Source: an optimization exercise on an open RTL-to-GDS flow (aim: small area and a short achievable clock period). Production flows keep margins and buffers that such runs may drop.
At most, simulation tests tie the RTL to the original design; equivalence was not proved.
The series may have gaps, and a smaller design here may also do less where the tests do not look.
Function not checked in run 2: the RTL went through the layout flow alone.

## design/flow/config.mk

```make
export PLATFORM = sky130hd
export DESIGN_NAME = sin_cos
export DESIGN_NICKNAME = sin_cos
export VERILOG_FILES = /design/flow/design.v
export SDC_FILE = /design/flow/constraint.sdc
export NUM_CORES = 4
export LEC_CHECK = 0
export CAP_MARGIN = 20
export CORE_MARGIN = 2
export CORE_UTILIZATION = 40
export SLEW_MARGIN = 20
```

## design/flow/constraint.sdc

```tcl
create_clock -name core_clock -period 6.5 [get_ports {clock}]
set_input_delay 1.3000 -clock core_clock [delete_from_list [all_inputs] [get_ports {clock}]]
set_output_delay 1.3000 -clock core_clock [all_outputs]
set_load 0.01 [all_outputs]
```

## design/flow/design.v

```verilog
`timescale 1ns/1ps
module rotation #(
	parameter DSIZE		= 16
)(
	input				clock,
	input				rst_n,
	input [DSIZE-1:0]	idata,
	input [DSIZE-1:0]	comp,
	output[DSIZE-1:0]	odata,
	output				cmp_rel			 
);
reg [DSIZE-1:0]	data_reg;
always@(posedge clock,negedge rst_n)
	if(~rst_n)	data_reg	<= {DSIZE{1'b0}};
	else begin
		if(comp > idata)
				data_reg	<= idata;
		else	data_reg	<= idata - comp;
	end   
reg 			cmp_reg;
always@(posedge clock)
	cmp_reg		<= !(comp > idata);
assign	odata	= data_reg;
assign	cmp_rel	= cmp_reg;
endmodule
`timescale 1ns/1ps
module shift_add #(
	parameter	DSIZE	= 16,
	parameter	SNUM	= 0
)(
	input				clock	,
	input				en		,
	input [DSIZE-1:0]	X       ,
	input [DSIZE-1:0]	Y       ,
	output[DSIZE-1:0]	Z       
);
reg [DSIZE:0]		data;
always@(posedge clock)
	if(en)	data	<= X + (Y>>SNUM);
	else	data	<= X;
assign	Z = data[DSIZE]? {DSIZE{1'b1}} : data[DSIZE-1:0];
endmodule
`timescale 1ns/1ps
module shift_sub #(
	parameter	DSIZE	= 16,
	parameter	SNUM
)(
	input				clock	,
	input				en		,
	input [DSIZE-1:0]	X		,
	input [DSIZE-1:0]	Y		,
	output[DSIZE-1:0]	Z
);
reg [DSIZE:0]	data;
always@(posedge clock)
	if(en)	data	<= X - (Y>>SNUM);
	else	data	<= X;
assign	Z	= data[DSIZE]? {DSIZE{1'b0}} : data[DSIZE-1:0];
endmodule
`timescale 1ns/1ps
module collect_cos #(
	parameter		DSIZE	= 16,
	parameter		SEL		= 16
)(
	input				clock	,
	input				en		,
	input [DSIZE-1:0]	X		,
	output[DSIZE-1:0]	Y
);
localparam		CSIZE	= DSIZE;
localparam		COS_45_000		=  0.7071 * 2**CSIZE,      
                COS_26_565      =  0.8944 * 2**CSIZE,
                COS_14_036      =  0.9701 * 2**CSIZE,
                COS_7_1250      =  0.9923 * 2**CSIZE,
                COS_3_5763      =  0.9981 * 2**CSIZE,
                COS_1_7899      =  0.9995 * 2**CSIZE,
                COS_0_8952      =  0.9999 * 2**CSIZE,
                COS_0_4476      =  1.0000 * 2**CSIZE,
                COS_0_2238      =  1.0000 * 2**CSIZE,
                COS_0_1119      =  1.0000 * 2**CSIZE,
                COS_0_0560      =  1.0000 * 2**CSIZE,
                COS_0_0280      =  1.0000 * 2**CSIZE,
                COS_0_0140      =  1.0000 * 2**CSIZE,
                COS_0_0070      =  1.0000 * 2**CSIZE,
                COS_0_0035      =  1.0000 * 2**CSIZE,
                COS_0_0017      =  1.0000 * 2**CSIZE,
	            COS_0_0009	    =  1.0000 * 2**CSIZE;
wire [CSIZE:0]	cos_cf [16:0]	;
assign	cos_cf[ 0]	= COS_45_000		;
assign	cos_cf[ 1]	= COS_26_565		;
assign	cos_cf[ 2]	= COS_14_036		;
assign	cos_cf[ 3]	= COS_7_1250		;
assign	cos_cf[ 4]	= COS_3_5763		;
assign	cos_cf[ 5]	= COS_1_7899		;
assign	cos_cf[ 6]	= COS_0_8952		;
assign	cos_cf[ 7]	= COS_0_4476		;
assign	cos_cf[ 8]	= COS_0_2238		;
assign	cos_cf[ 9]	= COS_0_1119		;
assign	cos_cf[10]	= COS_0_0560		;
assign	cos_cf[11]	= COS_0_0280		;
assign	cos_cf[12]	= COS_0_0140		;
assign	cos_cf[13]	= COS_0_0070		;
assign	cos_cf[14]	= COS_0_0035		;
assign	cos_cf[15]	= COS_0_0017		;
assign	cos_cf[16]	= COS_0_0009		;
localparam [4:0]	SM = (SEL > 16)? 16 : SEL; 
reg [DSIZE+CSIZE-1:0]		mul_data;
always@(posedge clock)
	case(SM)
	5'd0	: mul_data	<= en? X * cos_cf[ 0]	: X << CSIZE ;
	5'd1    : mul_data	<= en? X * cos_cf[ 1]   : X << CSIZE ;
    5'd2    : mul_data	<= en? X * cos_cf[ 2]   : X << CSIZE ;
    5'd3    : mul_data	<= en? X * cos_cf[ 3]   : X << CSIZE ;
    5'd4    : mul_data	<= en? X * cos_cf[ 4]   : X << CSIZE ;
    5'd5    : mul_data	<= en? X * cos_cf[ 5]   : X << CSIZE ;
    5'd6    : mul_data	<= en? X * cos_cf[ 6]   : X << CSIZE ;
    5'd7    : mul_data	<= en? X * cos_cf[ 7]   : X << CSIZE ;
    5'd8    : mul_data	<= en? X * cos_cf[ 8]   : X << CSIZE ;
    5'd9    : mul_data	<= en? X * cos_cf[ 9]   : X << CSIZE ;
    5'd10   : mul_data	<= en? X * cos_cf[10]   : X << CSIZE ;
    5'd11   : mul_data	<= en? X * cos_cf[11]   : X << CSIZE ;
    5'd12   : mul_data	<= en? X * cos_cf[12]   : X << CSIZE ;
    5'd13   : mul_data	<= en? X * cos_cf[13]   : X << CSIZE ;
    5'd14   : mul_data	<= en? X * cos_cf[14]   : X << CSIZE ;
	5'd15   : mul_data	<= en? X * cos_cf[15]   : X << CSIZE ;
	5'd16   : mul_data	<= en? X * cos_cf[16]   : X << CSIZE ;  
	default : mul_data	<= X << DSIZE;
	endcase
assign	Y = mul_data[CSIZE+DSIZE-1-:DSIZE];
endmodule
`timescale 1ns/1ps
module sin_cos #(
	parameter	ASIZE	=	16,
	parameter	DSIZE	= 	16,
	parameter	RNUM	= 	16
)(
	input				clock 	,
	input [ASIZE-1:0]	angle   ,
	output[DSIZE-1:0]	cos		,
	output[DSIZE-1:0]	sin		
);
localparam	RSIZE	= (RNUM > 16)? 16 : RNUM;
localparam		Angle_45		= 45*2**     (1*ASIZE)	/90,			 
				Angle_26		= 26.5651*2**(1*ASIZE)	/90,       
				Angle_14		= 14.0362*2**(1*ASIZE)	/90,       
				Angle_7			= 7.1250*2** (1*ASIZE)	/90,        
				Angle_3			= 3.5763*2** (1*ASIZE)	/90,        
				Angle_1_7899	= 1.7899*2** (1*ASIZE)	/90,        
				Angle_0_8952	= 0.8952*2** (1*ASIZE)	/90,        
				Angle_0_4476	= 0.4476*2** (1*ASIZE)	/90,        
				Angle_0_2238	= 0.2238*2** (1*ASIZE)	/90,        
				Angle_0_1119	= 0.1119*2** (1*ASIZE)	/90,
				Angle_0_0560	= 0.0560*2** (1*ASIZE)	/90,
				Angle_0_0280	= 0.0280*2** (1*ASIZE)	/90,    	
                Angle_0_0140    = 0.0140*2** (1*ASIZE)	/90,
                Angle_0_0070    = 0.0070*2** (1*ASIZE)	/90,
                Angle_0_0035    = 0.0035*2** (1*ASIZE)	/90,
                Angle_0_0017    = 0.0017*2** (1*ASIZE)	/90,
                Angle_0_0009    = 0.0009*2** (1*ASIZE)	/90;
wire [ASIZE-1:0]	ANGLE [16:0];
assign	ANGLE [ 0]	= Angle_45				;    
assign	ANGLE [ 1]	= Angle_26	            ;
assign	ANGLE [ 2]	= Angle_14	            ;
assign	ANGLE [ 3]	= Angle_7		        ;
assign	ANGLE [ 4]	= Angle_3		        ;
assign	ANGLE [ 5]	= Angle_1_7899          ;
assign	ANGLE [ 6]	= Angle_0_8952          ;
assign	ANGLE [ 7]	= Angle_0_4476          ;
assign	ANGLE [ 8]	= Angle_0_2238          ;
assign	ANGLE [ 9]	= Angle_0_1119          ;
assign	ANGLE [10]	= Angle_0_0560          ;
assign	ANGLE [11]	= Angle_0_0280          ;
assign	ANGLE [12]	= Angle_0_0140          ;
assign	ANGLE [13]	= Angle_0_0070          ;
assign	ANGLE [14]	= Angle_0_0035          ;
assign	ANGLE [15]	= Angle_0_0017          ;
assign	ANGLE [16]	= Angle_0_0009          ;
wire[ASIZE-1:0]		angle_value	[RSIZE-1:0];
wire[ASIZE-1:0]		angle_rotate_result [RSIZE-1:0];	 
reg [RSIZE-1:0]		rotation_occure;
wire[RSIZE-1:0]		shift_en;			
assign	angle_value[0] = angle;
genvar II;
generate
for(II=0;II<RSIZE;II=II+1)begin:LOOP_BLOCK
rotation #(
	.DSIZE			(ASIZE)
)rotation_inst(
	.clock			(clock						),
	.rst_n          (1'b1						),
	.idata          (angle_value[II]			),
	.comp           (ANGLE[II]					),
	.odata          (angle_rotate_result[II]	),
	.cmp_rel		(shift_en[II]				)
);
if(II != (RSIZE-1))begin
assign	angle_value[II+1]	= angle_rotate_result[II];
end
end
endgenerate
wire[DSIZE:0]	xcoords_value 	[RSIZE-1:0];
wire[DSIZE:0]	ycoords_value	[RSIZE-1:0];
wire[DSIZE:0]	x_shift_result [RSIZE-1:0];
wire[DSIZE:0]	y_shift_result [RSIZE-1:0];
assign	xcoords_value[0]	= 1'b1<<DSIZE;
assign	ycoords_value[0]	= {DSIZE{1'b0}};
generate
for (II = 0;II<RSIZE;II=II+1)begin:SHIFT_BLOCK
shift_sub #(
	.DSIZE		(DSIZE+1		),
	.SNUM 		(II				)
)shift_sub_inst(
	.clock		(clock					),
	.en			(shift_en[II]           ),
	.X			(xcoords_value[II]          ),
	.Y			(ycoords_value[II]          ),
	.Z      	(x_shift_result[II]   )
);
shift_add #(
	.DSIZE		(DSIZE+1		),
	.SNUM 		(II				)
)shift_add_inst(
	.clock		(clock					),
	.en			(shift_en[II]           ),
	.X			(ycoords_value[II]          ),
	.Y			(xcoords_value[II]          ),
	.Z      	(y_shift_result[II]   )
);
if(II != (RSIZE-1))begin
assign	ycoords_value[II+1] = y_shift_result[II];
assign	xcoords_value[II+1]	= x_shift_result[II];
end
end
endgenerate
wire[DSIZE-1:0]		cos_coeff [RSIZE-1:0];
wire[DSIZE-1:0]		cos_coeff_result [RSIZE-1:0];
assign	cos_coeff[0]	= {DSIZE{1'b1}};
generate
for(II=0;II<RSIZE;II=II+1)begin:COS_COEFF_BLOCK
collect_cos #(
	.DSIZE			(DSIZE		),
	.SEL			(II			)
)collect_cos_inst(
	.clock			(clock					),
	.en				(shift_en[II]           ),
	.X				(cos_coeff[II]          ),
	.Y      		(cos_coeff_result[II]   )
);
if(II != (RSIZE-1))begin
assign	 cos_coeff[II+1] = cos_coeff_result[II];
end
end
endgenerate
reg [DSIZE+DSIZE:0]		X_reg,Y_reg;
always@(posedge clock)begin
	X_reg	<=  cos_coeff_result[RSIZE-1][DSIZE-1:0] *  x_shift_result[RSIZE-1][DSIZE-:(DSIZE+1)]; 
	Y_reg	<=  cos_coeff_result[RSIZE-1][DSIZE-1:0] *  y_shift_result[RSIZE-1][DSIZE-:(DSIZE+1)]; 
end
assign	cos	= X_reg[DSIZE+DSIZE-1-:DSIZE];
assign	sin	= Y_reg[DSIZE+DSIZE-1-:DSIZE];
endmodule
```

## design/flow/run.sh

```bash
#!/bin/bash
# synth_recipe.tcl (not shown) runs the flow's synth.tcl, then flattens the netlist and writes it again
# the make line also repeats each setting of config.mk as NAME=value (left out here)
make -C /OpenROAD-flow-scripts/flow DESIGN_CONFIG=/design/flow/config.mk WORK_HOME=/design/flow/orfs CLKGATE_MAP_FILE= SYNTH_SCRIPT=/design/flow/synth_recipe.tcl finish
```

==> run_1/m1.png <==
Bar = 100 µm. Supply wires on this layer in grey.
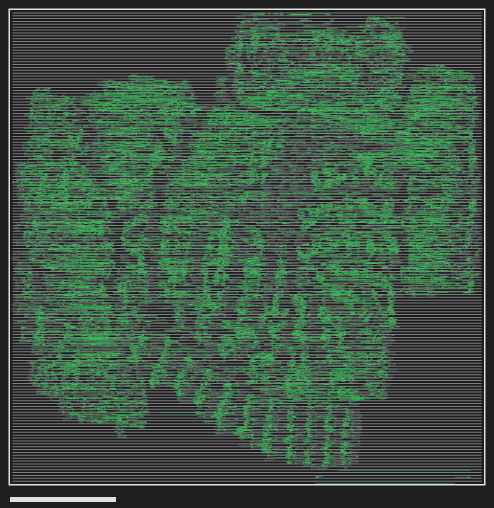
- share of all routed wire: 44%
- nets with wire on the layer: 9835
- main direction: horizontal
- longest straight run: 132 µm
- wire length on this layer: 74.9 mm
via count: 54.5k
met1 global-route usage: 0.214
WL final: 172000 µm

==> run_1/m2.png <==
Bar = 100 µm.
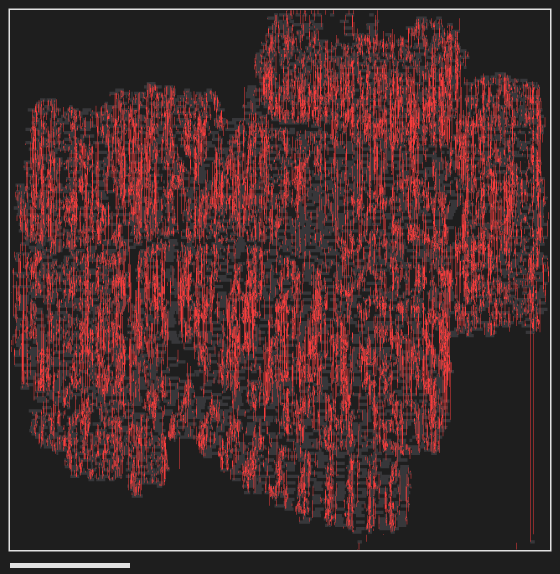
- share of all routed wire: 50%
- nets with wire on the layer: 8575
- main direction: vertical
grt met2 use: 0.313

==> out/qor.yml, run 1 <==
core_area_um2: 197000
clk_path_buf_depth: 3
cts_tree: "done"
port_buffers: 48
seqCellArea_um2: 19400
endpoint_kind: "flop"
worstMarginPinSlew_ns: 0.910
routedWlPerCell_um: 15.4
cp.buffers_inverters: 5
layout_commonest_cell: "inv_1"
setup_viol_count_final: 0
ctsResizeCount: 10
cts_hold_buffers: 0
reg2reg_slack_ns: 0.28
grt_util_all_layers: 0.173
clk_pin_slew_ns: 0.06
reg2reg_to: "Y_reg[26]$_DFF_P_"
rows: 163
path_common_cell: "fa_1"
post-route-util: 0.443
synth-simple-area-share: 0.140
area_growth_pct: 10.4
grt_pass1_wl_um: 288000
synth-edff-count: 0
num-fill-cells: 18978
ys.flop_type: "dfxtp_1"
ys_seq_elements: 970
worstSetupStartpointType: "flop"
clock.fmax_mhz: 161
antenna_found_initial: 6
skew_ns: 0.0517
ys_types: 99
pre_cts_slack_ns: -0.124
synth.area.mux_share: 0.0170
tap_cells: 2640
seq_area_frac: 0.222
route.detailed.drc: 0
gp_congestion: 0.899
wl_met2_um: 86600
dieArea_um2: 201000
viasPerCell: 4.87
stdcell_area_um2: 87300
antenna_cells: 3
multi_input_area_share: 0.616
critPathLaunch: "SHIFT_BLOCK[15].shift_add_inst.data[17]$_SDFF_PN0_"
dpl.hpwl_um: 142000
final.setup.worst_slack_ns: 0.277
nNonClkInverters: 1400
yosysTopAreaCellShare: 0.245
multi_input_area_um2: 53800
largest_reg_flops: 239
synth_area_per_cell_um2: 9.46
multi_input_cells: 5793
synth_compound_area_frac: 0.0884
grt_max_degree: 59
holdPathEnd: "COS_COEFF_BLOCK[14].collect_cos_inst.mul_data[29]$_DFF_P_"
clock_cell_area_share: 0.0428
async_flop_share: 0
dieWidth_um: 449
synth_most_common_cell: "inv_1"
fin_cells: 11209
clockRootBuffer: "clkbuf_16"
status: "no timing/DRC/antenna violations"
relSlewSlack: 0.392
rsz0062_at_grt: "true"
ioPinCount: 49
largest_cell_class: "multi-input gates"
grt_pass1_vias: 57679
drv_slew: 0
yosysSeqAreaShare: 0.245
min_from: "COS_COEFF_BLOCK[13].collect_cos_inst.mul_data[29]$_DFF_P_"
grt_overflow: 0
synth_top_family_by_area: "adder cells"
clock_latency_ns: 0.75
drt_iter0_markers: 2636
post_cts.repair.setup_buffers: 0
htreeDepth: 3
synth_area_leader_cell: "dfxtp_1"
buf_share: 0.0206
path_class: "flop to flop"
tns_ns: 0
seq_cells: 970
cp.depth: 22
cts_buffers: 106
==> run_1/m3.png <==
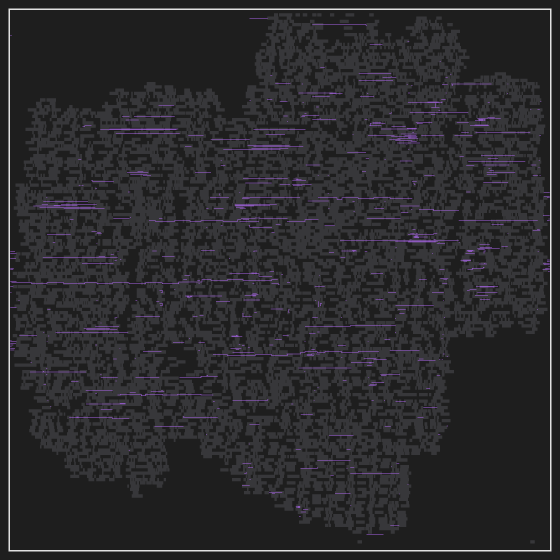
- share of all routed wire: 3.1%
- nets with wire on the layer: 304
- longest straight run: 98.4 µm
- main direction: horizontal
- wire length on this layer: 5260 µm
GR Layer Usage met3: 0.0207

==> run_1/critical_path.png <==
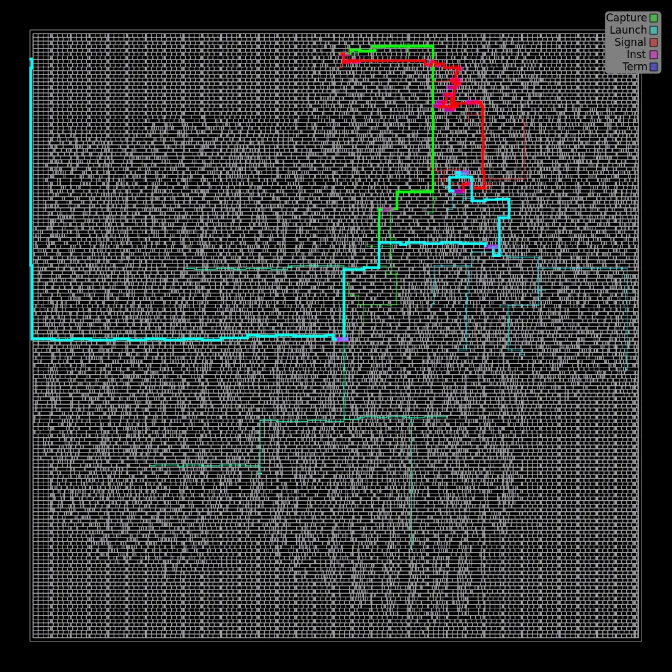

--- run 2: outline of the changes from run 1 ---
design/flow/design.v: 261 -> 1217 lines; modules unchanged: 0
  sin_cos: edited, 130 -> 1216 lines
  removed: rotation, shift_add, shift_sub, collect_cos
==> run_2/critical_path.png <==
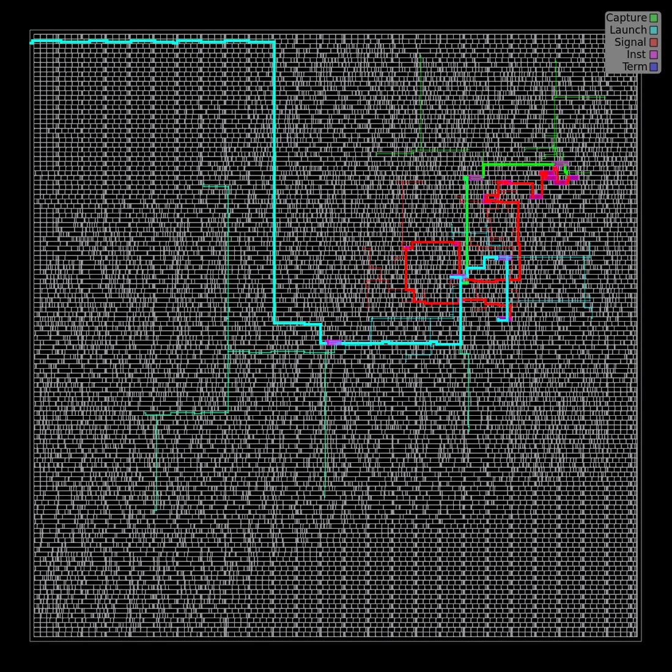
setup TNS: 0 ns
setup slack after layout: 1.22 ns
Final Util: 0.443

==> run_2/m2.png <==
Bar = 100 µm.
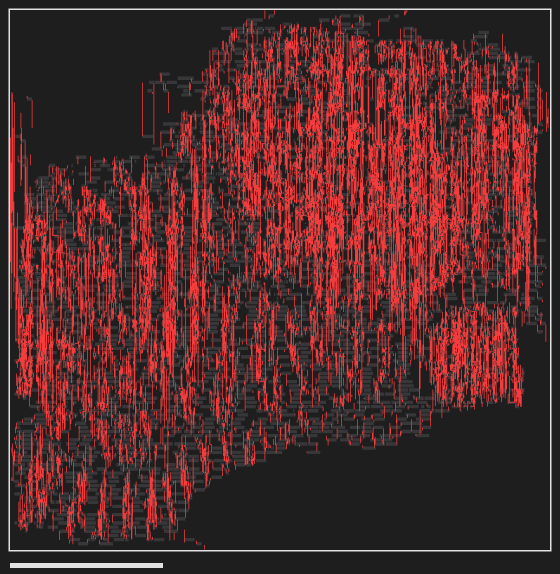
- share of all routed wire: 46%
- wire length on this layer: 60.6 mm
- longest straight run: 97.6 µm
- nets with wire on the layer: 4816
WL final: 132000 µm
grt met2 use: 0.345
via count: 39.7k

==> run_2/m4.png <==
Supply wires on this layer in grey.
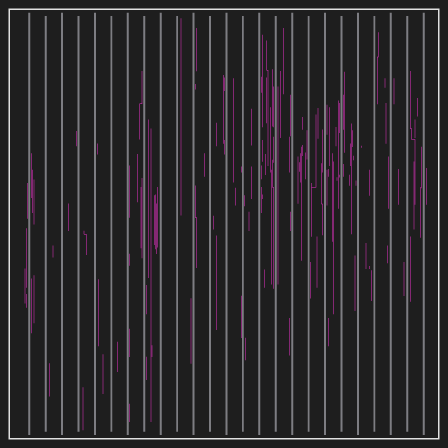
- main direction: vertical
- wire length on this layer: 5240 µm
- longest straight run: 242 µm
- share of all routed wire: 4.0%
- nets with wire on the layer: 99

==> run_2/m1.png <==
Bar = 100 µm. Supply wires on this layer in grey.
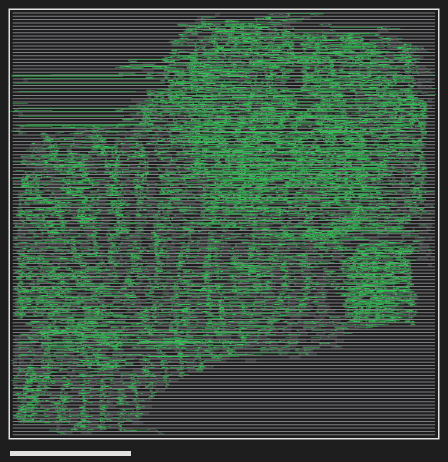
- wire length on this layer: 57.2 mm
- nets with wire on the layer: 5886
- share of all routed wire: 43%
met1 global-route usage: 0.272

==> out/qor.yml, run 2 <==
gp_congestion: 0.918  # +2.1%
use_met3: 0.0304  # +0.00970
min_from: "g_6[2]$_DFF_P_"
buf_share: 0.0196  # -0.000927
routedWlPerCell_um: 18.0  # +17%
relSlewSlack: 0.221  # -0.171
holdPathEnd: "g_7[2]$_DFF_P_"
wl_met2_um: 60600  # -30%
worstSetupStartpointType: "flop"
pre_cts_slack_ns: 1.37  # +1.49 ns
drv_slew: 0  # unchanged
crit_family: "adder cells"
clk_pin_slew_ns: 0.07  # about the same
num-fill-cells: 11944  # -37%
htreeDepth: 3  # unchanged
antenna_found_initial: 3  # -3
antenna_left: 0
ioPinCount: 49  # unchanged
dieHeight_um: 353
clock.fmax_mhz: 189  # +18%
dieArea_um2: 125000  # -38%
seqCellArea_um2: 15900  # -18%
rows: 128  # -21%
seq_cells: 791  # -18%
dpl.hpwl_um: 95400  # -33%
cp.buffers_inverters: 5  # unchanged
critPathLaunch: "g[5]$_DFF_P_"
synth_top_family_by_area: "compound AO/OA/AOI/OAI gates"
synth_area_per_cell_um2: 8.42  # -11%
multi_input_area_share: 0.553  # -0.0628
synth_compound_area_frac: 0.187  # +0.0991
reg2reg_slack_ns: 1.22  # +0.94 ns
setup_viol_count_final: 0  # unchanged
ys_types: 77  # -22%
reg2reg_to: "ps_b[20]$_DFF_P_"
port_buffers: 48  # unchanged
cts_buffers: 87  # -18%
nNonClkInverters: 493  # -65%
clk_path_buf_depth: 3  # unchanged
multi_input_cells: 4142  # -28%
path_class: "flop to flop"
layout_commonest_cell: "dfxtp_1"
dieWidth_um: 353  # -21%
ys_seq_elements: 791  # -18%
hold_viol_final: 0
synth-edff-count: 0  # unchanged
route.detailed.drc: 0  # unchanged
largest_cell_class: "multi-input gates"
async_flop_share: 0  # unchanged
seq_area_frac: 0.295  # +0.0728
yosysTopAreaCellShare: 0.324  # +0.0790
endpoint_kind: "flop"
status: "no timing/DRC/antenna violations"
grt_pass1_wl_um: 210000  # -27%
crit_path_cell_trace: "buf_4 -> nor2b_1 -> buf_4 -> nand2_1 -> o211ai_1 -> o21ai_0 -> o21ai_0 -> inv_1 -> ha_1 -> fa_1 -> inv_1 -> fa_1 -> fa_1 -> inv_1 -> fa_1"
ctsResizeCount: 0  # -10
stdcell_area_um2: 53800  # -38%
grt_max_degree: 92  # +56%
clock_latency_ns: 0.70  # -0.05 ns
grt_overflow: 0  # unchanged
rsz0062_at_grt: "false"
ys.flop_type: "dfxtp_1"
synth.area.mux_share: 0.00825  # -0.00878
clock_cell_area_share: 0.0594  # +0.0167
cp_max_fo: 35
cts_hold_buffers: 0  # unchanged
skew_ns: 0.0557  # +0.00402 ns
numClockSinks: 791
synth_area_leader_cell: "dfxtp_1"
area_growth_pct: 10.1
cp.depth: 15  # -32%
post_cts.repair.setup_buffers: 0  # unchanged
grt_pass1_vias: 38089  # -34%
path_common_cell: "fa_1"
synthCells: 5801
core_area_um2: 121000  # -38%
antenna_cells: 3  # unchanged
min_path_cells: 0
worstMarginPinSlew_ns: 1.17  # +0.257 ns
buffers: 123
yosysSeqAreaShare: 0.324  # +0.0790
grt_util_all_layers: 0.209  # +0.0358
viasPerCell: 5.41  # +11%
required_ns: 7.03
cts_tree: "done"
multi_input_area_um2: 29700  # -45%
fin_cells: 7336  # -35%
cp.arrival_ns: 5.81
tap_cells: 1625  # -38%
synth_most_common_cell: "dfxtp_1"
synth-simple-area-share: 0.146  # +0.00555
clockRootBuffer: "clkbuf_16"
drt_iter0_markers: 3286  # +25%
cpMaxStageDelayCell: "dfxtp_2"

-- port drivers added, routing unchanged --
How much do the figures lean on ideal ports? The routed layouts below were timed once more, with nothing changed but the port constraints. Step 1: set_driving_cell puts a clkbuf_16 on clock and a buf_2 on each other input, an assumption about the parent block. Step 2 adds t to the input delays and takes it off the output delays; t is the mean of the earliest and latest rising clock arrival at the registers after step 1. Input paths then give back, and output paths get back, about the clock's delay inside the block. Slacks: no drivers / after step 1 / after step 2; pairs: no drivers / after step 1.
run | t, ns | setup slack, ns | worst hold slack (ns)
run 1 | 0.801 | 0.277 / 0.277 / 0.277 | 0.297 / 0.297 / 0.297
run 2 | 0.746 | 1.216 / 1.216 / 1.216 | 0.298 / 0.298 / 0.298
After both steps setup and hold are still met in every run listed.
